Background: an optimization exercise with open tools, aiming at small area, a short achievable clock period and few clock cycles. Do not read the settings as production practice.
The RTL was checked by simulation tests, not by an equivalence proof against the original design.
The series may have gaps, and a smaller design here may also do less where the tests do not look.

==> run_1/clk_routes.png <==
Scale: 1 px per um.
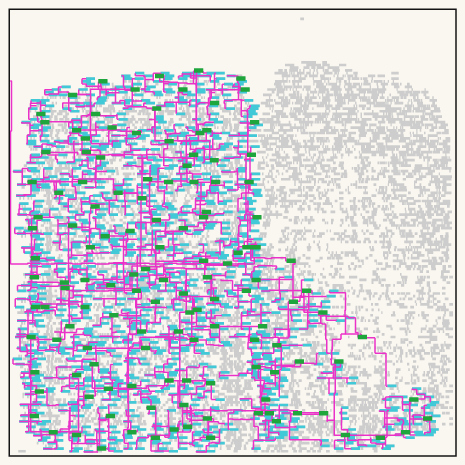
==> run_1/detail.png <==
Region (91, 91) to (131, 131) um. Cells in gray, sequential cells in the stronger gray; small squares are vias.
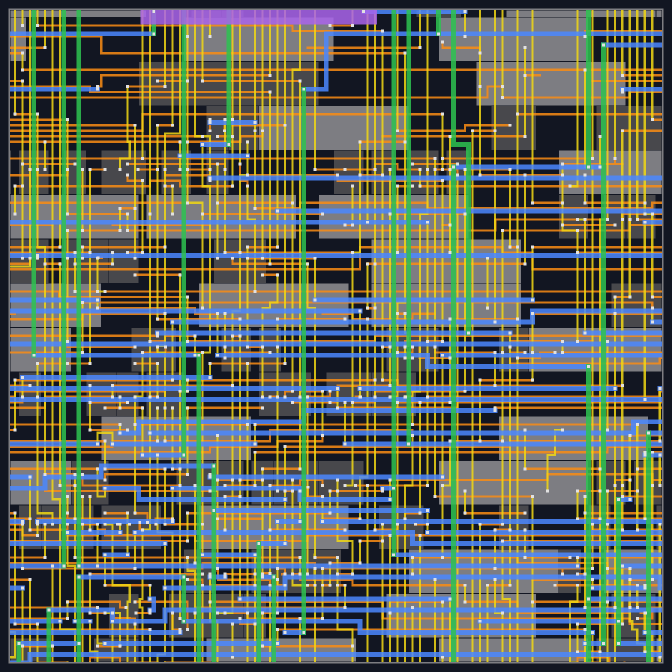
==> run_1/io_fan.png <==
Scale: 1 px per um.
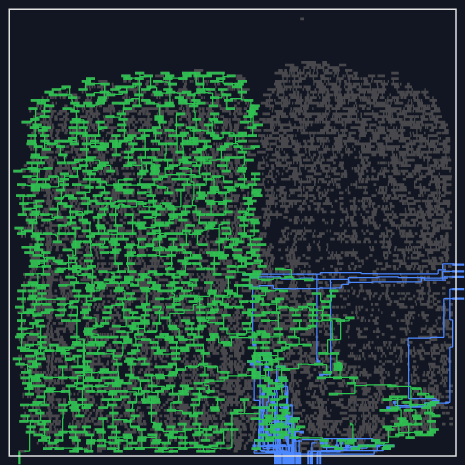
--- run.sh ---
#!/bin/bash
# synth_recipe.tcl (not shown) runs the flow's synth.tcl, then flattens the netlist and writes it again
# the make line also repeats each setting of config.mk as NAME=value (left out here)
make -C /OpenROAD-flow-scripts/flow DESIGN_CONFIG=/design/flow/config.mk WORK_HOME=/design/flow/orfs CLKGATE_MAP_FILE= SYNTH_SCRIPT=/design/flow/synth_recipe.tcl finish
--- config.mk ---
export PLATFORM = sky130hd
export DESIGN_NAME = Riscv_Multi_Cycle
export DESIGN_NICKNAME = Riscv_Multi_Cycle
export VERILOG_FILES = /design/flow/design.v
export SDC_FILE = /design/flow/constraint.sdc
export NUM_CORES = 4
export LEC_CHECK = 0
export CAP_MARGIN = 20
export CORE_MARGIN = 2
export CORE_UTILIZATION = 40
export SLEW_MARGIN = 20
--- constraint.sdc ---
create_clock -name core_clock -period 12.0 [get_ports {clk}]
set_input_delay 2.4000 -clock core_clock [delete_from_list [all_inputs] [get_ports {clk}]]
set_output_delay 2.4000 -clock core_clock [all_outputs]
set_load 0.01 [all_outputs]
--- design.v ---
module Reg_param #(
parameter width=32,
parameter reset_value = 0
) 
(
input rst, clk, enable,
input [width-1:0]D,
output reg [width-1:0]Q);
always@(negedge rst, posedge clk) begin
    if(!rst)
		    Q  <= reset_value;
	 else if(enable)
		      Q <= D;
			else
			   Q <= Q;
	end
endmodule
module Mux2x1 #(parameter DATA_WIDTH = 32)
(
	input						Selector,
	input			[DATA_WIDTH-1:0]	I_0,
	input			[DATA_WIDTH-1:0]	I_1,
	output reg 	[DATA_WIDTH-1:0]	Mux_Out
);
	always@(*) begin
		case (Selector)
			0	:	Mux_Out = I_0;
			1	:	Mux_Out = I_1;
		endcase	
	end
endmodule
module Mux4x1 #(parameter DATA_WIDTH = 32)
(
	input			[1:0]					Selector,
	input			[DATA_WIDTH-1:0]	I_0,
	input			[DATA_WIDTH-1:0]	I_1,
	input			[DATA_WIDTH-1:0]	I_2,
	input			[DATA_WIDTH-1:0]	I_3,
	output reg 	[DATA_WIDTH-1:0]	Mux_Out
);
	always@(*) begin
		case (Selector)
			0	:	Mux_Out = I_0;
			1	:	Mux_Out = I_1;
			2	:	Mux_Out = I_2;
			3	:	Mux_Out = I_3;
		endcase	
	end	
endmodule
module Mux #(parameter WIDTH = 32)(
input [4:0]       Sel,
input [WIDTH-1:0] Din0, 
input [WIDTH-1:0] Din1,
input [WIDTH-1:0] Din2,
input [WIDTH-1:0] Din3,
input [WIDTH-1:0] Din4,
input [WIDTH-1:0] Din5,
input [WIDTH-1:0] Din6,
input [WIDTH-1:0] Din7,
input [WIDTH-1:0] Din8,
input [WIDTH-1:0] Din9,
input [WIDTH-1:0] Din10,
input [WIDTH-1:0] Din11,
input [WIDTH-1:0] Din12,
input [WIDTH-1:0] Din13,
input [WIDTH-1:0] Din14,
input [WIDTH-1:0] Din15,
input [WIDTH-1:0] Din16,
input [WIDTH-1:0] Din17,
input [WIDTH-1:0] Din18,
input [WIDTH-1:0] Din19,
input [WIDTH-1:0] Din20,
input [WIDTH-1:0] Din21,
input [WIDTH-1:0] Din22,
input [WIDTH-1:0] Din23,
input [WIDTH-1:0] Din24,
input [WIDTH-1:0] Din25,
input [WIDTH-1:0] Din26,
input [WIDTH-1:0] Din27,
input [WIDTH-1:0] Din28,
input [WIDTH-1:0] Din29,
input [WIDTH-1:0] Din30,
input [WIDTH-1:0] Din31,
output reg [WIDTH-1:0] Dout );
always @ (*) begin
    case(Sel)
	     5'b00000    : Dout = Din0;
		  5'b00001    : Dout = Din1;
		  5'b00010    : Dout = Din2;
		  5'b00011    : Dout = Din3;
		  5'b00100    : Dout = Din4;
		  5'b00101    : Dout = Din5;
		  5'b00110    : Dout = Din6;
		  5'b00111    : Dout = Din7;
		  5'b01000    : Dout = Din8;
		  5'b01001    : Dout = Din9;
		  5'b01010    : Dout = Din10;
		  5'b01011    : Dout = Din11;
		  5'b01100    : Dout = Din12;
		  5'b01101    : Dout = Din13;
		  5'b01110    : Dout = Din14;
		  5'b01111    : Dout = Din15;
		  5'b10000    : Dout = Din16;
		  5'b10001    : Dout = Din17;
		  5'b10010    : Dout = Din18;
		  5'b10011    : Dout = Din19;
		  5'b10100    : Dout = Din20;
		  5'b10101    : Dout = Din21;
		  5'b10110    : Dout = Din22;
		  5'b10111    : Dout = Din23;
		  5'b11000    : Dout = Din24;
		  5'b11001    : Dout = Din25;
		  5'b11010    : Dout = Din26;
		  5'b11011    : Dout = Din27;
		  5'b11100    : Dout = Din28;
		  5'b11101    : Dout = Din29;
		  5'b11110    : Dout = Din30;
		  5'b11111    : Dout = Din31;
    endcase
end      
endmodule
module Decoder_Onehot
(
	input			[4:0]		Write_Register,
	output reg	[31:0]	one_hot
);
	always@(*) begin
		case (Write_Register)
			0	:	one_hot = 32'b00000000_00000000_00000000_00000001;
			1	:	one_hot = 32'b00000000_00000000_00000000_00000010;
			2	:	one_hot = 32'b00000000_00000000_00000000_00000100;
			3	:	one_hot = 32'b00000000_00000000_00000000_00001000;
			4	:	one_hot = 32'b00000000_00000000_00000000_00010000;
			5	:	one_hot = 32'b00000000_00000000_00000000_00100000;
			6	:	one_hot = 32'b00000000_00000000_00000000_01000000;
			7	:	one_hot = 32'b00000000_00000000_00000000_10000000;
			8	:	one_hot = 32'b00000000_00000000_00000001_00000000;
			9	:	one_hot = 32'b00000000_00000000_00000010_00000000;
			10	:	one_hot = 32'b00000000_00000000_00000100_00000000;
			11	:	one_hot = 32'b00000000_00000000_00001000_00000000;
			12	:	one_hot = 32'b00000000_00000000_00010000_00000000;
			13	:	one_hot = 32'b00000000_00000000_00100000_00000000;
			14	:	one_hot = 32'b00000000_00000000_01000000_00000000;
			15	:	one_hot = 32'b00000000_00000000_10000000_00000000;
			16	:	one_hot = 32'b00000000_00000001_00000000_00000000;
			17	:	one_hot = 32'b00000000_00000010_00000000_00000000;
			18	:	one_hot = 32'b00000000_00000100_00000000_00000000;
			19	:	one_hot = 32'b00000000_00001000_00000000_00000000;
			20	:	one_hot = 32'b00000000_00010000_00000000_00000000;
			21	:	one_hot = 32'b00000000_00100000_00000000_00000000;
			22	:	one_hot = 32'b00000000_01000000_00000000_00000000;
			23	:	one_hot = 32'b00000000_10000000_00000000_00000000;
			24	:	one_hot = 32'b00000001_00000000_00000000_00000000;
			25	:	one_hot = 32'b00000010_00000000_00000000_00000000;
			26	:	one_hot = 32'b00000100_00000000_00000000_00000000;
			27	:	one_hot = 32'b00001000_00000000_00000000_00000000;
			28	:	one_hot = 32'b00010000_00000000_00000000_00000000;
			29	:	one_hot = 32'b00100000_00000000_00000000_00000000;
			30	:	one_hot = 32'b01000000_00000000_00000000_00000000;
			31	:	one_hot = 32'b10000000_00000000_00000000_00000000;
		endcase
	end	
endmodule
module Reg_File # (parameter ADDR_WIDTH=5, parameter DATA_WIDTH=32)
	(
	input [ADDR_WIDTH-1:0] A1, A2, A3,
	input rst, clk,
	input WE3, 
	input [DATA_WIDTH-1:0] WD3, 
	output [DATA_WIDTH-1:0]RD1, RD2
	);
wire [DATA_WIDTH-1:0] q [DATA_WIDTH-1:0];
wire [DATA_WIDTH-1:0] one_hot;
Decoder_Onehot dec (.Write_Register(A3), .one_hot(one_hot) );
Reg_param zero (.rst(rst), .clk(clk), .enable(one_hot[0]  & WE3 ), .D(0),   .Q(q[0]));
Reg_param ra   (.rst(rst), .clk(clk), .enable(one_hot[1]  & WE3 ), .D(WD3), .Q(q[1]));
Reg_param #(.reset_value(32'h7fffeffc)) sp   (.rst(rst), .clk(clk), .enable(one_hot[2]  & WE3),  .D(WD3), .Q(q[2]));
Reg_param gp   (.rst(rst), .clk(clk), .enable(one_hot[3]  & WE3),  .D(WD3), .Q(q[3]));
Reg_param tp   (.rst(rst), .clk(clk), .enable(one_hot[4]  & WE3),  .D(WD3), .Q(q[4]));
Reg_param t0   (.rst(rst), .clk(clk), .enable(one_hot[5]  & WE3),  .D(WD3), .Q(q[5]));
Reg_param t1   (.rst(rst), .clk(clk), .enable(one_hot[6]  & WE3),  .D(WD3), .Q(q[6]));
Reg_param t2   (.rst(rst), .clk(clk), .enable(one_hot[7]  & WE3),  .D(WD3), .Q(q[7]));
Reg_param s0   (.rst(rst), .clk(clk), .enable(one_hot[8]  & WE3),  .D(WD3), .Q(q[8]));
Reg_param s1   (.rst(rst), .clk(clk), .enable(one_hot[9]  & WE3),  .D(WD3), .Q(q[9]));
Reg_param a0   (.rst(rst), .clk(clk), .enable(one_hot[10] & WE3), .D(WD3), .Q(q[10]));
Reg_param a1   (.rst(rst), .clk(clk), .enable(one_hot[11] & WE3), .D(WD3), .Q(q[11]));
Reg_param a2   (.rst(rst), .clk(clk), .enable(one_hot[12] & WE3), .D(WD3), .Q(q[12]));
Reg_param a3   (.rst(rst), .clk(clk), .enable(one_hot[13] & WE3), .D(WD3), .Q(q[13]));
Reg_param a4   (.rst(rst), .clk(clk), .enable(one_hot[14] & WE3), .D(WD3), .Q(q[14]));
Reg_param a5   (.rst(rst), .clk(clk), .enable(one_hot[15] & WE3), .D(WD3), .Q(q[15]));
Reg_param a6   (.rst(rst), .clk(clk), .enable(one_hot[16] & WE3), .D(WD3), .Q(q[16]));
Reg_param a7   (.rst(rst), .clk(clk), .enable(one_hot[17] & WE3), .D(WD3), .Q(q[17]));
Reg_param s2   (.rst(rst), .clk(clk), .enable(one_hot[18] & WE3), .D(WD3), .Q(q[18]));
Reg_param s3   (.rst(rst), .clk(clk), .enable(one_hot[19] & WE3), .D(WD3), .Q(q[19]));
Reg_param s4   (.rst(rst), .clk(clk), .enable(one_hot[20] & WE3), .D(WD3), .Q(q[20]));
Reg_param s5   (.rst(rst), .clk(clk), .enable(one_hot[21] & WE3), .D(WD3), .Q(q[21]));
Reg_param s6   (.rst(rst), .clk(clk), .enable(one_hot[22] & WE3), .D(WD3), .Q(q[22]));
Reg_param s7   (.rst(rst), .clk(clk), .enable(one_hot[23] & WE3), .D(WD3), .Q(q[23]));
Reg_param s8   (.rst(rst), .clk(clk), .enable(one_hot[24] & WE3), .D(WD3), .Q(q[24]));
Reg_param s9   (.rst(rst), .clk(clk), .enable(one_hot[25] & WE3), .D(WD3), .Q(q[25]));
Reg_param s10   (.rst(rst), .clk(clk), .enable(one_hot[26] & WE3), .D(WD3), .Q(q[26]));
Reg_param s11   (.rst(rst), .clk(clk), .enable(one_hot[27] & WE3), .D(WD3), .Q(q[27]));
Reg_param t3   (.rst(rst), .clk(clk), .enable(one_hot[28] & WE3), .D(WD3), .Q(q[28]));
Reg_param t4   (.rst(rst), .clk(clk), .enable(one_hot[29] & WE3), .D(WD3), .Q(q[29]));
Reg_param t5   (.rst(rst), .clk(clk), .enable(one_hot[30] & WE3), .D(WD3), .Q(q[30]));
Reg_param t6   (.rst(rst), .clk(clk), .enable(one_hot[31] & WE3), .D(WD3), .Q(q[31]));
Mux Mux1to32_1 (
						  .Sel(A1),
						  .Din0(q[0]), 
						  .Din1(q[1]),
						  .Din2(q[2]),
						  .Din3(q[3]),
						  .Din4(q[4]),
						  .Din5(q[5]),
						  .Din6(q[6]),
						  .Din7(q[7]),
						  .Din8(q[8]),
						  .Din9(q[9]),
						  .Din10(q[10]),
						  .Din11(q[11]),
						  .Din12(q[12]),
						  .Din13(q[13]),
						  .Din14(q[14]),
						  .Din15(q[15]),
						  .Din16(q[16]),
						  .Din17(q[17]),
						  .Din18(q[18]),
						  .Din19(q[19]),
						  .Din20(q[20]),
						  .Din21(q[21]),
						  .Din22(q[22]),
						  .Din23(q[23]),
						  .Din24(q[24]),
						  .Din25(q[25]),
						  .Din26(q[26]),
						  .Din27(q[27]),
						  .Din28(q[28]),
						  .Din29(q[29]),
						  .Din30(q[30]),
						  .Din31(q[31]),
						  .Dout(RD1) 
					);
Mux Mux1to32_2 (
						  .Sel(A2),
						  .Din0(q[0]), 
						  .Din1(q[1]),
						  .Din2(q[2]),
						  .Din3(q[3]),
						  .Din4(q[4]),
						  .Din5(q[5]),
						  .Din6(q[6]),
						  .Din7(q[7]),
						  .Din8(q[8]),
						  .Din9(q[9]),
						  .Din10(q[10]),
						  .Din11(q[11]),
						  .Din12(q[12]),
						  .Din13(q[13]),
						  .Din14(q[14]),
						  .Din15(q[15]),
						  .Din16(q[16]),
						  .Din17(q[17]),
						  .Din18(q[18]),
						  .Din19(q[19]),
						  .Din20(q[20]),
						  .Din21(q[21]),
						  .Din22(q[22]),
						  .Din23(q[23]),
						  .Din24(q[24]),
						  .Din25(q[25]),
						  .Din26(q[26]),
						  .Din27(q[27]),
						  .Din28(q[28]),
						  .Din29(q[29]),
						  .Din30(q[30]),
						  .Din31(q[31]),
						  .Dout(RD2) 
					);
endmodule
module Decoder(
    input [31:0] instr,
    output [6:0] opcode,
    output [2:0] funct3,
    output [6:0] funct7,
    output [4:0] rs1,
    output [4:0] rs2,
    output [4:0] rd,
    output [11:0] imm
);
assign opcode = instr[6:0];
assign funct3 = instr[14:12];
assign funct7 = instr[31:25];
assign rs1 = instr[19:15];
assign rs2 = instr[24:20];
assign rd = instr[11:7];
assign imm = { {20{instr[31]}}, instr[31:20] };
endmodule
module rv32i_imm_gen (
  input [6:0] opcode,
  input [2:0] funct3,
  input [6:0] funct7,
  input [4:0] rs1,
  input [4:0] rs2,
  input [4:0] rd,
  input [11:0] imm_in,
  output reg [31:0] imm
);
  always @* begin
    case (opcode)
      7'h03:  
        imm = { {20{imm_in[11] }} , {imm_in[11:0]} };
      7'h13:  
        case (funct3)
          3'b000:  
				 imm = { {20{imm_in[11] }} , {imm_in[11:0]} };
          3'b010:  
             imm = { {20{imm_in[11] }} , {imm_in[11:0]} };
          3'b011:  
             imm = { {20{imm_in[11] }} , {imm_in[11:0]} };
          3'b100:  
             imm = { {20{imm_in[11] }} , {imm_in[11:0]} };
          3'b110:  
            imm = { {20{imm_in[11] }} , {imm_in[11:0]} };
          3'b111:  
            imm = { {20{imm_in[11] }} , {imm_in[11:0]} };
          3'b001:  
			   imm = { {27{imm_in[11]}} , {imm_in[4:0]} };
			 3'b101:  
			   imm = { {27{imm_in[11]}} , {imm_in[4:0]} };
			 default:imm = 1;  
		 endcase
      7'h6F:  
		  imm = {  {12{imm_in[11] }},  rs1[4:0]   , funct3[2:0] , imm_in[0], imm_in[10:1], 1'b0};
		7'h63:  
		    imm = {   {20{funct7[6]}} , rd[0], funct7[5:0], rd[4:1], 1'b0};
		7'h23:  
		  imm = {  {20{funct7[6]}} ,funct7[6:0],rd[4:0] };
		7'h67:  
	     imm = { {20{imm_in[11] }} , {imm_in[11:0]} };
		7'h33:  
		  imm = { {16{1'b0}}, rs2[4:0], funct7[6:0] };
		7'h17:   
		  imm = { funct7[6:0], rs2[4:0], rs1[4:0] , funct3[2:0], {12{1'b0}} };
		default:imm = 1;  
    endcase
  end
 endmodule 
module ALU # (parameter DATA_WIDTH = 32)
(
	input			[3: 0]					Control,
	input			[DATA_WIDTH-1: 0]		A,
	input			[DATA_WIDTH-1: 0]		B,
	output reg 	[DATA_WIDTH-1: 0] 	Result
);
	always @ (*) begin
		Result = 32'b0;
		case (Control)
			4'b0000	:	Result = A + B;
			4'b0001	:	Result = A - B;
			4'b0010	:	Result = A * B;
			4'b0011	:	Result = A & B;
			4'b0100	:	Result = A | B;
			4'b0101	: 	Result = A ^ B;
			4'b0110	: 	Result = A << B;
			4'b0111	: 	Result = A >> B;
		    4'b1000	:	Result = (A < B) ? 32'd1 : 32'd0;
			default:		Result = 32'b0;
		endcase
	end
endmodule
module ALU_Decoder
(
	input 		[1:0]	ALU_Op,
	input 		[2:0]	Funct3,
	input       [6:0] Funct7,
	output reg	[3:0]	ALU_Control
);
	localparam	add_d  = 12'b00_xxx_xxxxxxx,
	            add    = 12'b10_000_0000000,
	            addi   = 12'b11_000_xxxxxxx,
	            sub 	 = 12'b01_xxx_xxxxxxx,
					mul    = 12'b10_000_0000001,
					slti   = 12'b11_010_xxxxxxx,
					slli   = 12'b11_001_xxxxxxx,
					sll    = 12'b10_001_0000000,
					andi   = 12'b11_111_xxxxxxx,
					andd   = 12'b10_111_xxxxxxx;
	always@({ALU_Op,Funct3, Funct7}) begin
		casex({ALU_Op,Funct3, Funct7})
		   add_d :  ALU_Control = 4'b0000;
			add	:	ALU_Control = 4'b0000;
			addi	:	ALU_Control = 4'b0000;
			sub	:	ALU_Control = 4'b0001;
			mul	:	ALU_Control = 4'b0010;
			andi	:	ALU_Control = 4'b0011;
			andd	:	ALU_Control = 4'b0011;
			slti   :	ALU_Control = 4'b1000;
			slli  :	ALU_Control = 4'b0110;
			sll   :	ALU_Control = 4'b0110;
			default: 	ALU_Control = 4'b0000;  
		endcase
	end
endmodule
module Control_Signals
(
	input 			clk,
	input 			reset,
	input		[6:0]	Op,
	input 	[2:0] Funct3,
	input 	[6:0] Funct7,
	output  			PC_Write,
	output			I_or_D,
	output 			Mem_Write,
	output 			IR_Write,
	output 	[1:0]	Mem_to_Reg,
	output 			Reg_Write,
	output 	[1:0]	ALU_Src_A,
	output 	[1:0]	ALU_Src_B,
	output 	[1:0]	ALU_Op,
	output 	[1:0]	PC_Src,
	output			Branch_n,
	output			Branch
);
	localparam	IF 			= 6'b000000,
					ID 			= 6'b000001,
					EX_R        = 6'b000010,
					EX_I        = 6'b001100,
					JAL         = 6'b001101,
					BEQ         = 6'b001110,
					BNE         = 6'b001111,
					LWSW        = 6'b010000,
					LW          = 6'b100001,
					SW          = 6'b100010,
					JALR        = 6'b100100,
					EX_U_AUIPC	= 6'b011011,
					EX_R_MUL    = 6'b011100,
					WB_R 	      = 6'b011101,
					WB_I	      = 6'b011110,
					WB_J        = 6'b100011,
					M_WB        = 6'b011111,
				   M_WB2       = 6'b100101;
	reg	[5:0]		state ;
	reg	[5:0]		next_state;
	reg	[16:0]	control_bus;
	always@(posedge clk) begin
		if(!reset) state <= IF; 
		else state <= next_state;
	end
	always@(state or Op or Funct3 or Funct7) begin
		control_bus = 17'b0_0_0_0_00_00_0_00_00_00_00_0;
		case (state)
			IF	:	begin
						control_bus = 17'b1_0_0_1_00_0_00_01_00_00_0_0;     
						next_state = ID;
					end
			ID		:	begin
							  control_bus = 17'b0_0_0_0_00_0_10_10_00_00_0_0;
						   next_state =    					  (Op == 7'b011_0011) ? (Funct7 == 7'b000_0001) ? EX_R_MUL : EX_R : 
							                                (Op == 7'b110_0011) ? (Funct3 == 3'b000)       ? BEQ     : BNE  :
																	  (Op == 7'b001_0011) ? EX_I :
																	  (Op == 7'b110_1111) ? JAL  :
																	  (Op == 7'b010_0011) ? LWSW : 
																	  (Op == 7'b110_0111) ? JALR : 
																	  (Op == 7'b000_0011) ? LWSW :
																	  (Op == 7'b001_0111) ? EX_U_AUIPC : IF;
                     end 
			EX_R	:	begin
							control_bus = 17'b0_0_0_0_00_0_01_00_10_00_0_0; 
							next_state = WB_R;
						end
		EX_R_MUL	:	begin
							control_bus = 17'b0_0_0_0_00_0_01_00_10_00_0_0; 
							next_state = WB_R;
						end
			WB_R	:	begin
							control_bus = 17'b0_0_0_0_00_1_01_00_00_00_0_0;
							next_state = IF;
						end
			EX_I	: 	begin
							control_bus = 17'b0_0_0_0_00_0_01_10_11_00_0_0 ;
							next_state = WB_I;
						end 
			WB_I	:	begin
							control_bus = 17'b0_0_0_0_00_1_01_00_00_00_0_0;
							next_state = IF;
						end
		 LW		:	begin
							  control_bus = 17'b0_1_0_0_00_0_01_10_00_00_0_0;
							next_state = M_WB;
						end
		 SW		:	begin
							control_bus = 17'b0_1_1_0_00_0_00_00_00_00_0_0;
							next_state = IF;
						end
		JAL		:  begin
						  control_bus = 17'b0_0_0_0_00_0_00_11_00_00_0_0;
						  next_state = WB_J;
						end
		WB_J		:	begin
							  control_bus = 17'b1_0_0_0_00_1_10_10_00_00_0_0;
							next_state = IF;
						end
      BEQ	   :  begin
									control_bus = 17'b0_0_0_0_00_0_01_00_01_10_0_1;
									next_state = IF;
								end
		BNE	   :  begin
									control_bus = 17'b0_0_0_0_00_0_01_00_01_10_1_0;
									next_state = IF;
								end
       LWSW	   :	begin
							control_bus = 17'b0_0_0_0_00_0_01_10_00_00_0_0;
							next_state =  (Op == 7'b010_0011) ? SW : LW ;
						end
		JALR		:	begin
							control_bus = 17'b1_0_0_0_00_0_01_00_00_00_0_0;
							next_state = IF;
						end
		 M_WB	   :	begin
							control_bus = 17'b0_1_0_0_01_1_01_00_00_00_0_0;
							next_state = IF;
						end
	EX_U_AUIPC	:  begin
							control_bus = 17'b0_0_0_0_00_1_10_10_00_00_0_0;
							next_state = IF;
						end
			default	:	next_state = IF;
		endcase
	end
	assign PC_Write 		= control_bus[16];
	assign I_or_D 			= control_bus[15];
	assign Mem_Write 		= control_bus[14];
	assign IR_Write 		= control_bus[13];
	assign Mem_to_Reg 	= control_bus[12:11];
	assign Reg_Write   	= control_bus[10];
	assign ALU_Src_A 		= control_bus[9:8];
	assign ALU_Src_B 		= control_bus[7:6];
	assign ALU_Op    		= control_bus[5:4];
	assign PC_Src    		= control_bus[3:2];
	assign Branch_n 		= control_bus[1];
	assign Branch   		= control_bus[0];
endmodule
module Control_Unit
(
	input 			clk,
	input 			reset,
	input		[6:0]	Op,
	input 	[2:0] Funct3,
	input 	[6:0] Funct7,
	input				Zero,
	output  			PC_En,
	output			I_or_D,
	output 			Mem_Write,
	output 			IR_Write,
	output 	[1:0]	Mem_to_Reg,
	output 			Reg_Write,
	output 	[1:0]	ALU_Src_A,
	output 	[1:0]	ALU_Src_B,
	output 	[3:0]	ALU_Control,
	output 	[1:0]	PC_Src
);
	wire			PC_Write;
	wire			Branch, Branch_n;
	wire	[1:0]	ALU_Op;
	Control_Signals	State_and_Signals	(
														.clk			(clk),
														.reset		(reset),
														.Op			(Op),
														.Funct3		(Funct3),
														.Funct7		(Funct7),
														.PC_Write	(PC_Write),
														.I_or_D		(I_or_D),
														.Mem_Write	(Mem_Write),
														.IR_Write	(IR_Write),
														.Mem_to_Reg	(Mem_to_Reg),
														.Reg_Write	(Reg_Write),
														.ALU_Src_A	(ALU_Src_A),
														.ALU_Src_B	(ALU_Src_B),
														.ALU_Op		(ALU_Op),
														.PC_Src		(PC_Src),
														.Branch_n	(Branch_n),
														.Branch		(Branch)
													);
	ALU_Decoder	Operation	(
										.ALU_Op			(ALU_Op),
										.Funct3			(Funct3),
										.Funct7        (Funct7),
										.ALU_Control	(ALU_Control)
									);
	assign PC_En = PC_Write | (Branch & Zero) | (Branch_n & (!Zero) )  ;
endmodule
module Data_Path #(parameter DATA_WIDTH = 32)(
input clk, reset,
input IRWrite, 			 
input [3:0] ALUControl,  
input IorD,					 
input RegWrite,          
input [1:0] ALUSrcA,     
input [1:0] ALUSrcB,     
input MemWrite,          
input [1:0] MemtoReg,    
input PCEn,					 
input [1:0] PCSrc,   	 
output Zero,
output [6:0] Op,
output [2:0] Funct3,
output [6:0] Funct7,
output [DATA_WIDTH-1:0] mem_addr,   
output [DATA_WIDTH-1:0] mem_wdata,  
input [DATA_WIDTH-1:0] mem_rdata    
);
wire [DATA_WIDTH-1:0] pc, pc_next;
wire [DATA_WIDTH-1:0] ALUOut;
wire [DATA_WIDTH-1:0] Adr;
wire [DATA_WIDTH-1:0] Read_Data;
wire [DATA_WIDTH-1:0] Instr;
wire [6:0] op_d, op_q;
wire [2:0] funct3_d, funct3_q;
wire [6:0] funct7_d, funct7_q;
wire [4:0] rs1_d, rs1_q;
wire [4:0] rs2_d, rs2_q;
wire [4:0] rd_d, rd_q;
wire [11:0] imm_d, imm_q;
wire [DATA_WIDTH-1:0] Write_Data;
wire [DATA_WIDTH-1:0] Data;
wire [DATA_WIDTH-1:0] rd1, rd2, a, b;
wire [DATA_WIDTH-1:0] SrcA, SrcB;
wire [DATA_WIDTH-1:0] ALUResult;
wire [DATA_WIDTH-1:0] Sign_Imm;
wire [DATA_WIDTH-1:0] Shifted_Imm;
wire [DATA_WIDTH-1:0] OldPC;
Reg_param  #
					(
								 .reset_value(32'h400000)
					) 
					Pc 
					(
								 .rst(reset), 
								 .clk(clk), 
								 .enable(PCEn), 
								 .D(pc_next), 
								 .Q(pc)
					);
Mux2x1 instr_or_data (
								 .Selector(IorD),
								 .I_0(pc),
								 .I_1(ALUOut),
								 .Mux_Out(Adr)
						   );
assign mem_addr = Adr;
assign mem_wdata = b;
assign Read_Data = mem_rdata;
Decoder Decoder_rv32I (
								 .instr(Read_Data),  
								 .opcode(op_d),
								 .funct3(funct3_d),
								 .funct7(funct7_d),
								 .rs1(rs1_d),
								 .rs2(rs2_d),
								 .rd(rd_d),
								 .imm(imm_d)
                      );
Reg_param #(.width(7)) IR_opcode (
																			.rst(reset), 
																			.clk(clk), 
																			.enable(IRWrite),	
																			.D(op_d),	
																			.Q(op_q)
																	  );
Reg_param #(.width(5)) IR_rd (
																			.rst(reset), 
																			.clk(clk), 
																			.enable(IRWrite),	
																			.D(rd_d),	
																			.Q(rd_q)
																	  );
Reg_param #(.width(5)) IR_rs1 (
																			.rst(reset), 
																			.clk(clk), 
																			.enable(IRWrite),	
																			.D(rs1_d),	
																			.Q(rs1_q)
																	  );
Reg_param #(.width(5)) IR_rs2 (
																			.rst(reset), 
																			.clk(clk), 
																			.enable(IRWrite),	
																			.D(rs2_d),	
																			.Q(rs2_q)
																	  );
Reg_param #(.width(3)) IR_funct3 (
																			.rst(reset), 
																			.clk(clk), 
																			.enable(IRWrite),	
																			.D(funct3_d),	
																			.Q(funct3_q)
																	  );
Reg_param #(.width(7)) IR_funct7 (
																			.rst(reset), 
																			.clk(clk), 
																			.enable(IRWrite),	
																			.D(funct7_d),	
																			.Q(funct7_q)
																	  );
Reg_param #(.width(12)) IR_imm (
																			.rst(reset), 
																			.clk(clk), 
																			.enable(IRWrite),	
																			.D(imm_d),	
																			.Q(imm_q)
																	  );
Reg_param old_PC (
																			.rst(reset), 
																			.clk(clk), 
																			.enable(IRWrite), 
																			.D(pc), 
																			.Q(OldPC)
																	  );
Reg_param Memory_Data_register (
											.rst(reset), 
											.clk(clk), 
											.enable(1'b1), 
											.D(Read_Data), 
											.Q(Data)
								);
Mux4x1 Write_data_mux ( 
													.Selector(MemtoReg), 
													.I_0(ALUOut), 
													.I_1(Data), 
													.I_2(32'b0), 
													.I_3(32'b0), 
													.Mux_Out(Write_Data)
						    );
rv32i_imm_gen imm_gen  (
												  .opcode(op_q),
												  .funct3(funct3_q),
												  .rs1(rs1_q),
												  .rs2(rs2_q),
												  .rd(rd_q),
												  .funct7(funct7_q),
												  .imm_in(imm_q),
												  .imm(Sign_Imm)
												);
Reg_File Reg_file (
													.A1(rs1_q),  
													.A2(rs2_q), 
													.A3(rd_q),
												   .rst(reset), .clk(clk), 
											   	.WE3(RegWrite), .WD3(Write_Data),
													.RD1(rd1), .RD2(rd2)
                  );
Reg_param A_Register (
													.rst(reset), 
													.clk(clk), 
													.enable(1'b1), 
													.D(rd1), 
													.Q(a)
							);
Reg_param B_Register (
													.rst(reset), 
													.clk(clk), 
													.enable(1'b1), 
													.D(rd2), 
													.Q(b)
							);
Mux4x1 mux_a_input    ( 
													.Selector(ALUSrcA), 
													.I_0(pc), 
													.I_1(a), 
													.I_2(OldPC), 
													.I_3(32'h0), 
													.Mux_Out(SrcA)
						    );							
Mux4x1 mux_b_input    ( 
													.Selector(ALUSrcB), 
													.I_0(b), 
													.I_1(4), 
													.I_2(Sign_Imm), 
													.I_3(0), 
													.Mux_Out(SrcB)
						    );
ALU Alu (
													.Control(ALUControl),
													.A(SrcA),
													.B(SrcB),
													.Result(ALUResult)
        );
Reg_param Result_register (
													.rst(reset), 
													.clk(clk), 
													.enable(1'b1), 
													.D(ALUResult), 
													.Q(ALUOut)
							);
Mux4x1 Result_mux (
								 .Selector(PCSrc),
								 .I_0(ALUResult),
								 .I_1(ALUOut),
								 .I_2(ALUOut),
								 .I_3(ALUResult - 4),
								 .Mux_Out(pc_next)
						   );
assign Op = op_q;
assign Funct3 = funct3_q;
assign Funct7 = funct7_q;
assign Zero = !ALUResult;
endmodule
module Riscv_Multi_Cycle
(
	input 			clk,
	input 			reset,
	output	[31:0]	mem_addr,
	output	[31:0]	mem_wdata,
	output			mem_we,
	input		[31:0]	mem_rdata
);
	wire	[6:0]	Op_w;
	wire	[2:0] Funct3_w;
	wire	[6:0] Funct7_w;
	wire			Zero_w;
	wire 			PC_En_w;
	wire 			I_or_D_w;
	wire 			Mem_Write_w;
	wire 			IR_Write_w;
	wire 	[1:0]	Mem_to_Reg_w;
	wire 			Reg_Write_w;
	wire 	[1:0]	ALU_Src_A_w;
	wire	[1:0]	ALU_Src_B_w;
	wire 	[3:0]	ALU_Control_w;
	wire 	[1:0]	PC_Src_w;
	assign mem_we = Mem_Write_w;
	Control_Unit	Control	(
										.clk				(clk),
										.reset			(reset),
										.Op				(Op_w),
										.Funct3			(Funct3_w),
										.Funct7			(Funct7_w),
										.Zero				(Zero_w),
										.PC_En			(PC_En_w),
										.I_or_D			(I_or_D_w),
										.Mem_Write		(Mem_Write_w),
										.IR_Write		(IR_Write_w),
										.Mem_to_Reg		(Mem_to_Reg_w),
										.Reg_Write		(Reg_Write_w),
										.ALU_Src_A		(ALU_Src_A_w),
										.ALU_Src_B		(ALU_Src_B_w),
										.ALU_Control	(ALU_Control_w),
										.PC_Src			(PC_Src_w)
									);
	Data_Path	#
					(
						.DATA_WIDTH(32)
					)
					DataPath	(
									.clk				(clk),
									.reset			(reset),
									.PCEn			   (PC_En_w),
									.IorD			   (I_or_D_w),
									.MemWrite		(Mem_Write_w),
									.IRWrite		   (IR_Write_w),
									.MemtoReg		(Mem_to_Reg_w),
									.RegWrite		(Reg_Write_w),
									.ALUSrcA		   (ALU_Src_A_w),
									.ALUSrcB		   (ALU_Src_B_w),
									.ALUControl	   (ALU_Control_w),
									.PCSrc			(PC_Src_w),
									.Zero				(Zero_w),
									.Op				(Op_w),
									.Funct3			(Funct3_w),
									.Funct7			(Funct7_w),
									.mem_addr      (mem_addr),
									.mem_wdata     (mem_wdata),
									.mem_rdata     (mem_rdata)
								);
endmodule
==> summary.txt, run 1 <==
status: timing/DRC/antenna clean
post-synthesis compound-gate area fraction: 22.7%
I/O Buffers: 98
non-clock buffer count: 420
WP buf/inv: 6
synth warn: 16
Leading cell kind: multi-input combinational cells
worst setup path start: Control.State_and_Signals.state[4]
cts repair resizes: 0
Nets: 9041
Net Count, Synth: 9191
XOR/XNOR share of the synthesized area: 1.27%
asr flop ratio synth: 99.5%
Worst Setup Start Kind: flip-flop
crit path capture: DataPath.Pc.Q[1]
Worst Skew: 0.0776 ns
critical path depth: 35
Fmax achieved: 85.0 MHz
final period utilization: 98.0%
layout cells sized above 1: 10.7%
gr usage total: 40.7%
Worst EP arrival: 12.43 ns
DRT antenna net count: 0
max_cap viols: 0
FF-to-FF End: DataPath.Pc.Q[1]
postcts setup bufs: 0
Initial DRC Count: 12900
Hold Crit Depth: 2
Die W: 445 um
DRT Pass-1 Iters: 13
Sink Count: 1222
Slew Viols, Final: 0
CTS tree: done
# IOs: 99
cell taking the most area after synthesis: dfrtp_1
first-pass GRT wire length: 571000 um
Die Area: 198000 um2
mux contribution to synthesized area: 2.77%
Syn Inst Count: 8560
diode count: 33
inverter count: 496
CP Max Fanout: 15
Rows: 161
Worst Tran Pin Value: 1.23 ns
Sequential Area: 30600 um2
Skew-Pair Late Insertion Delay: 0.82 ns
Hold Buf Count CTS: 0
main combinational cell family by area after synthesis: compound AO/OA/AOI/OAI gates
ys flop type: dfrtp_1
final hold slack: 0.493 ns
drt total wl: 412000 um
Hold Path Class: flip-flop to flip-flop
RSZ-0062 raised after global routing: no
Final GP Congestion: 1.02
cell mode on critical path: fa_1
worst r2r path cells: 35
post-route minimum period: 11.76 ns
top cells by area, synth: dfrtp_1 38%, fa_1 11%, a22oi_1 6.0%
Netlist cell types: 111
post-route setup TNS: 0 ns
reg-to-reg startpoint: Control.State_and_Signals.state[4]
initial antenna violation count: 34
Detailed Place HPWL: 257000 um
Root Driver: clkbuf_16
Fillers: 18500
largest delay contributor family on the critical path: adder cells
Clock Path Buffers: 3
TAP cells: 2526
Final setup viols: 0
endpoint of the worst hold path: DataPath.old_PC.Q[24]
count leader, synth: dfrtp_1
adder-cell area share of the yosys netlist: 13.5%
EDFF count, synth: 0
Num CTS Buffers: 133
H-tree levels: 4
fraction of cell area in non-clock buffers: 4.14%
Slowest cell on crit path: a2111oi_1
Post-synth top cells: 1187 x dfrtp_1, 997 x nor2_1, 867 x nand2_1
Testbench counts for the RTL of run 1, summed over its fixed seeds: cycles 159,219.
Back to the opening pictures, clk_routes.png:
[cyan] flip-flops | count: 1222
[green] clock drivers | count: 133
[magenta] clock wires | length: 16600 um
routed clock nets: 134

Back to the opening pictures, detail.png:
[green] metal 4
[orange] metal 1
[blue] metal 3
[purple] metal 5
[yellow] metal 2
sequential cells in the window: 21
most frequent: dfrtp_1 (21), a22oi_1 (12), nor2_1 (10)
netlist names of flops here include: `DataPath.Reg_file.a0.Q` (2), `DataPath.Reg_file.ra.Q` (2), `DataPath.Reg_file.s6.Q` (2)
cells with their middle in the window: 81

Back to the opening pictures, io_fan.png:
[blue] `mem_rdata` | bits: 32 | direction: input | edge: 27 bottom, 5 right | end cells: 64 | buffers: 32 | wire: 3350 um
[green] `reset` | bits: 1 | direction: input | edge: bottom | end cells: 1217 | buffers: 13 | wire: 9840 um

==> run 1: placed cells by master, fill, tap and decap left out, types with 160 or more instances in the layout <==
cell type,instances
buf_4,306
a22oi_1,623
a21oi_1,595
dfrtp_1,1187
nor2_1,921
a22o_1,160
a221oi_1,160
ha_1,186
fa_1,410
nand2_1,854
nand3_1,253
o21ai_0,669
inv_1,481
==> run 1: per-layer routing <==
| layer | track usage (%) | up-vias | part of all wire, % |
|---|---|---|---|
| met3 | 15.5 | 2199 | 14 |
| met5 | 1.12 | - | 0.15 |
| met1 | 49.2 | 37300 | 35 |
| met2 | 58.4 | 6359 | 41 |
| met4 | 31.1 | 48 | 9.7 |
| li1 | - | 30200 | - |
==> run 1: metrics by stage <==
stage                     instances  setup WS, ns  utilization [%]  area, um2
after floorplan                8560          1.51                -      77900
after global placement        10800         0.256             43.0      82900
after detailed placement      10800         0.178             43.0      82900
after CTS                     11000         0.154             45.4      87500
after global routing          11000       0.00937             45.5      87700
final                         11100         0.241             45.5      87800
==> run_1/ir_drop.png <==
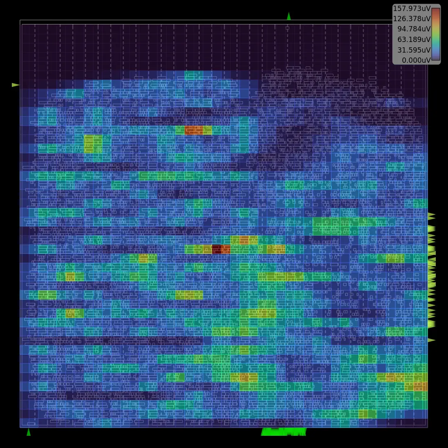

## Run 2: large edit since run 1, in outline
design.v: 875 -> 1487 lines; modules unchanged: 0
  mul_csa: new, 1332 lines
  Riscv_Multi_Cycle: edited, 68 -> 155 lines
  removed: Reg_param, Mux2x1, Mux4x1, Mux, Decoder_Onehot, Reg_File, Decoder, rv32i_imm_gen, ALU, ALU_Decoder, Control_Signals, Control_Unit, Data_Path
==> module Riscv_Multi_Cycle as of run 2 <==
module Riscv_Multi_Cycle
(
	input 			clk,
	input 			reset,
	output	[31:0]	mem_addr,
	output	[31:0]	mem_wdata,
	output			mem_we,
	input		[31:0]	mem_rdata
);
	reg	[31:0]	f_pc;		 
	reg	[31:0]	tgt;		 
	reg	[31:0]	R;			 
	reg	[31:0]	D;			 
	reg			ir_v;		 
	reg			redir;	 
	reg			mph;		 
	reg			mst;		 
	reg			mulph;	 
	reg	[4:0]	prd;		 
	reg	[31:1]	oh1, oh2;	 
	reg	[4:0]	rd;
	reg	[11:0]	imm;		 
	reg			c_rtype, c_mul, c_lsw, c_sw, c_br, c_bne, c_jal, c_jalr, c_aui;
	reg			s_add, s_and, s_sll, s_slt, c_wr, ptk;
	reg	[31:1]	valid;		 
	wire	[1023:0]	xf;
	wire			wen;
	wire	[4:0]	waddr;
	wire	[31:0]	wdata;
	assign xf[31:0] = 32'b0;
	genvar gi;
	generate
		for (gi = 1; gi < 32; gi = gi + 1) begin : xr
			reg [31:0] q;
			if (gi == 2) begin : sp
				always @(posedge clk or negedge reset)
					if (!reset) q <= 32'h7FFFEFFC;
					else if (wen && waddr == gi) q <= wdata;
			end else begin : gp
				always @(posedge clk)
					if (wen && waddr == gi) q <= wdata;
			end
			assign xf[32*gi +: 32] = q;
		end
	endgenerate
	always @(posedge clk or negedge reset)
		if (!reset) valid <= 31'b0;
		else if (wen && waddr != 5'd0 && waddr != 5'd2) valid[waddr] <= 1'b1;
	wire	[31:1]	sel1 = oh1 & {valid[31:3], 1'b1, valid[1]};
	wire	[31:1]	sel2 = oh2 & {valid[31:3], 1'b1, valid[1]};
	reg	[31:0]	rs1v, rs2v;
	integer k;
	always @* begin
		rs1v = 32'b0;
		rs2v = 32'b0;
		for (k = 1; k < 32; k = k + 1) begin
			rs1v = rs1v | ({32{sel1[k]}} & xf[32*k +: 32]);
			rs2v = rs2v | ({32{sel2[k]}} & xf[32*k +: 32]);
		end
	end
	wire			ex = ir_v & ~mph & ~mulph;
	wire	[31:0]	simm = {{20{imm[11]}}, imm};
	wire	[31:0]	B = c_rtype ? rs2v : simm;
	wire	[31:0]	sum = rs1v + B;
	wire	[4:0]	shamt = c_rtype ? rs2v[4:0] : imm[4:0];
	wire			big = c_rtype & (|rs2v[31:5]);
	wire	[31:0]	sllv = big ? 32'b0 : (rs1v << shamt);
	wire			lo_lt = rs1v[10:0] < imm[10:0];
	wire			sltv = imm[11] ? (~&rs1v[31:11] | lo_lt) : (~|rs1v[31:11] & lo_lt);
	wire	[31:0]	alu_res = ({32{s_add}} & sum) | ({32{s_and}} & (rs1v & B)) |
							  ({32{s_sll}} & sllv) | {31'b0, s_slt & sltv} |
							  ({32{c_aui}} & tgt) | ({32{c_jal}} & f_pc);
	wire			eq = (rs1v == rs2v);
	wire			taken = c_bne ? ~eq : eq;
	wire			mispred = c_br & (taken ^ ptk);
	wire			squash = ex & (mispred | c_jalr);
	wire	[31:0]	ms, mc;
	mul_csa mul (.a(rs1v), .b(rs2v), .s(ms), .c(mc));
	assign wen   = (ex & c_wr) | (mph & ~mst) | mulph;
	assign waddr = (mph | mulph) ? prd : rd;
	assign wdata = mph ? mem_rdata : mulph ? (R + D) : alu_res;
	wire			fetch = ~mph & ~mulph;
	wire	[31:0]	F = redir ? R : (ir_v & ptk) ? tgt : f_pc;
	assign mem_addr  = mph ? R : F;
	assign mem_wdata = D;
	assign mem_we    = mst;
	wire	[31:0]	i = mem_rdata;
	wire	[4:0]	op = i[6:2];
	wire			is_r   = (op == 5'b01100);
	wire			is_i   = (op == 5'b00100);
	wire			is_aui = (op == 5'b00101);
	wire			is_lw  = (op == 5'b00000);
	wire			is_sw  = (op == 5'b01000);
	wire			is_br  = (op == 5'b11000);
	wire			is_jal = (op == 5'b11011);
	wire			is_jalr= (op == 5'b11001);
	wire			is_alu = (is_r & ~i[25]) | is_i;
	wire	[31:0]	dec1 = 32'b1 << i[19:15];
	wire	[31:0]	dec2 = 32'b1 << i[24:20];
	wire	[31:0]	bju = is_br  ? {{20{i[31]}}, i[7], i[30:25], i[11:8], 1'b0} :
							  is_jal ? {{12{i[31]}}, i[19:12], i[20], i[30:21], 1'b0} :
										  {i[31:12], 12'b0};
	always @(posedge clk or negedge reset) begin
		if (!reset) begin
			f_pc  <= 32'h00400000;
			ir_v  <= 1'b0;
			redir <= 1'b0;
			mph   <= 1'b0;
			mst   <= 1'b0;
			mulph <= 1'b0;
		end else begin
			redir <= squash;
			mph   <= ex & c_lsw;
			mst   <= ex & c_sw;
			mulph <= ex & c_mul;
			if (fetch) begin
				f_pc <= F + 32'd4;
				ir_v <= ~squash;
			end
		end
	end
	always @(posedge clk) begin
		if (fetch) begin
			tgt     <= F + bju;
			oh1     <= dec1[31:1];
			oh2     <= dec2[31:1];
			rd      <= i[11:7];
			imm     <= is_sw ? {i[31:25], i[11:7]} : i[31:20];
			c_rtype <= is_r;
			c_mul   <= is_r & i[25];
			c_lsw   <= is_lw | is_sw;
			c_sw    <= is_sw;
			c_br    <= is_br;
			c_bne   <= i[12];
			c_jal   <= is_jal;
			c_jalr  <= is_jalr;
			c_aui   <= is_aui;
			s_add   <= is_alu & (i[14:12] == 3'b000);
			s_sll   <= is_alu & (i[14:12] == 3'b001);
			s_slt   <= is_alu & (i[14:12] == 3'b010);
			s_and   <= is_alu & (i[14:12] == 3'b111);
			c_wr    <= is_alu | is_aui | is_jal;
			ptk     <= is_jal | (is_br & i[12]);
		end
		if (ex) begin
			prd <= rd;
			if (c_lsw)       R <= sum;
			else if (c_mul)  R <= ms;
			else if (c_jalr) R <= rs1v;
			else             R <= ptk ? f_pc : tgt;
			if (c_mul)       D <= mc;
			else             D <= rs2v;
		end
	end
endmodule
==> run_2/ir_drop.png <==
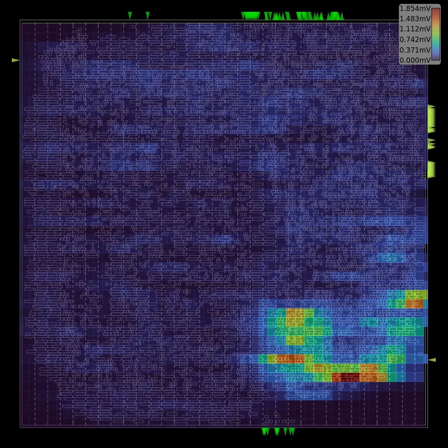

==> summary.txt, run 2 <==
status: timing/DRC/antenna clean
Clock-cell share: 5.65%
ys flop type: edfxtp_1
most flop-heavy register: xr.q
area post-placement: 82100 um2 (-0.94%)
met2 usage: 65.9% (+7.5 points)
Hold Path Class: flip-flop to flip-flop
Fillers: 17900 (-3.1%)
gr usage total: 46.6% (+5.8 points)
Hold Crit Depth: 0 (-2)
DRT Pass-1 Iters: 9 (-4)
EDFF count, synth: 1155 (+1155)
worst slack at placement: 2.54 ns (+2.36 ns)
diode count: 61 (+85%)
top sig layer: met5
met3 Track Usage GR: 19.3% (+3.8 points)
sequential cell area share: 42.7%
Worst Tran Pin Value: 1.44 ns (+0.211 ns)
met1 wire length: 158000 um (+9.6%)
busiest layer in global routing: met2
final period utilization: 83.1% (-15 points)
RSZ-0062 raised after global routing: no
Post-synth top cells: 1155 x edfxtp_1, 840 x nand3_1, 464 x a22oi_1
Die W: 444 um (-0.29%)
post-synthesis simple-gate area fraction: 15.3%
synth warn: 1 (-15)
Initial Utilization: 40.3%
CP Max Fanout: 22 (+7)
end-of-flow core utilization: 45.3% (-0.16 points)
Skew-Pair Late Insertion Delay: 0.86 ns (+0.04 ns)
design area: 87200 um2 (-0.66%)
Slowest cell on crit path: nor4_1
Num CTS Buffers: 145 (+9.0%)
post-route setup TNS: 0 ns (unchanged)
commonest non-fill, non-tap cell in the layout: edfxtp_1
layout cells sized above 1: 11.9% (+1.2 points)
Rows: 161 (unchanged)
Slew Viols, Final: 0 (unchanged)
count leader, synth: edfxtp_1
main combinational cell family by area after synthesis: compound AO/OA/AOI/OAI gates
Worst Setup Start Kind: flip-flop
Die Area: 197000 um2 (-0.58%)
Worst EP arrival: 10.51 ns (-1.92 ns)
DRT antenna net count: 0 (unchanged)
adder-cell area share of the yosys netlist: 8.10% (-5.4 points)
Initial DRC Count: 16200 (+26%)
Netlist cell types: 99 (-11%)
# IOs: 99 (unchanged)
initial antenna violation count: 43 (+26%)
mux contribution to synthesized area: 2.72% (-0.048 points)
FF-to-FF End: D[31]
fraction of cell area in non-clock buffers: 4.27% (+0.13 points)
Sequential Area: 37200 um2 (+22%)
inverter count: 284 (-43%)
non-clock buffer count: 456 (+8.6%)
met3 WL post-DR: 69600 um (+23%)
asr flop ratio synth: 7.89% (-92 points)
worst r2r path cells: 23 (-34%)
M1 GR Usage: 54.3% (+5.1 points)
syn_area_per_cell: 10.7 um2
post-synthesis compound-gate area fraction: 16.5% (-6.3 points)
cell mode on critical path: xnor2_1
max_cap viols: 0 (unchanged)
Worst Skew: 0.0757 ns (-0.00192 ns)
first-pass GRT wire length: 621000 um (+8.8%)
cts repair resizes: 0 (unchanged)
postcts setup bufs: 0 (unchanged)
worst setup path start: oh2[3]
TAP cells: 2526 (unchanged)
Syn Inst Count: 7249 (-15%)
kind of critical path: flip-flop to flip-flop
endpoint of the worst hold path: prd[4]
reg-to-reg startpoint: oh2[3]
drt total wl: 474000 um (+15%)
worst setup margin: 2.03 ns (+1.79 ns)
Hold Buf Count CTS: 0 (unchanged)
Leading cell kind: sequential cells
cell taking the most area after synthesis: edfxtp_1
XOR/XNOR share of the synthesized area: 4.27% (+3.0 points)
Nets: 7586 (-16%)
metal2 WL: 193000 um (+14%)
top cells by area, synth: edfxtp_1 45%, nand3_1 5.4%, fa_1 5.0%
H-tree levels: 4 (unchanged)
Net Count, Synth: 7635 (-17%)
Routed WL per cell: 47.8 um
Syn Std Cell Area: 77500 um2
Final setup viols: 0 (unchanged)
I/O Buffers: 98 (unchanged)
most frequent cells in the layout: 1155 x edfxtp_1, 840 x nand3_1, 464 x a22oi_1
Final GP Congestion: 1.07 (+4.6%)
Detailed Place HPWL: 311000 um (+21%)
CTS tree: done
Root Driver: clkbuf_16
post-route minimum period: 9.97 ns (-1.79 ns)
Clock Path Buffers: 3 (unchanged)
Fmax achieved: 100 MHz (+18%)
Sink Count: 1254 (+2.6%)
Testbench counts for the RTL of run 2, summed over its fixed seeds: cycles 53,442.
==> run_2/io_fan.png <==
Scale: 1 px per um.
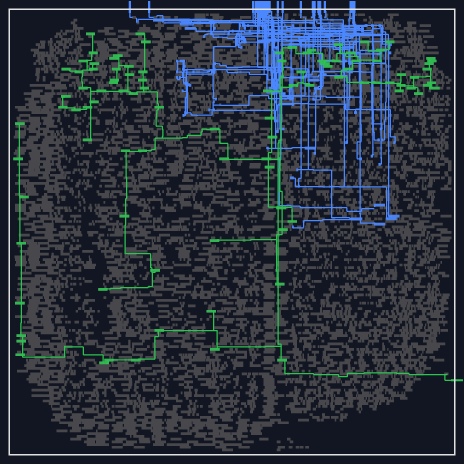
[green] `reset` | bits: 1 | direction: input | edge: right | end cells: 99 | buffers: 3 | wire: 2760 um
[blue] `mem_rdata` | bits: 32 | direction: input | edge: top | end cells: 152 | buffers: 38 | wire: 9030 um

-- run 2: kinds of logic (layout without fill, tap and decap cells) --
kind of cell,after synthesis,after routing
xor gates and xnor gates,373,373
buffers and inverters,936,1006
muxes,197,197
adders and majority gates,395,395
DFF,1254,1254
and+or+nand+nor,2305,2305
other,0,61
AOI/OAI and AO/OA,1789,1789
-- run 2: stage by stage --
step	std cells	hold WS [ns]
2_1_floorplan	7249	0.426
3_3_place_gp	9574	0.432
3_5_place_dp	9579	0.437
4_1_cts	9845	0.458
5_1_grt	9854	0.467
6_report	9906	0.457
-- run 2: critical path: cells and delay by family, from the launching register on --
kind                     cells  cell delay (ns)
AO/OA/AOI/OAI                3             0.83
XOR/XNOR                    10             1.98
adder cells (fa/ha/maj)      6             3.22
buffers and inverters        1             0.68
flip-flops                   1             0.67
AND/OR/NAND/NOR              3             2.23
-- run 2: worst max-delay path by stage --
| stage | to | slack [ns] | depth (start not counted) |
|---|---|---|---|
| floorplan | D[31] | 4.17 | 30 |
| finish | D[31] | 2.03 | 23 |
| global route | D[31] | 2.19 | 23 |
| CTS | D[31] | 2.48 | 23 |
| detailed placement | D[31] | 2.54 | 23 |
| global placement | D[31] | 2.19 | 24 |

separate check: timing with driven ports:
The flow's constraints put no driver on any port. The routed layouts listed below were extracted and timed again, unchanged, in two steps.
Step 1: set_driving_cell puts a clkbuf_16 on clk and a buf_2 on each other input, an assumption about the parent block.
Step 2 moves the port delays by t, midway between the first and last clock arrival at a register: inputs arrive t later, outputs are due t later. That takes back most of the time a late clock gives input paths.
Three values: ideal, step 1, step 2; two values: the first two.
run | t, ns | slack for setup (ns) | pins driven straight from the clock port
run 1 | 0.863 | 0.241 / 0.241 / 0.241 | 1
run 2 | 0.914 | 2.031 / 2.031 / 2.031 | 1
After both steps setup and hold are still met in every run listed.
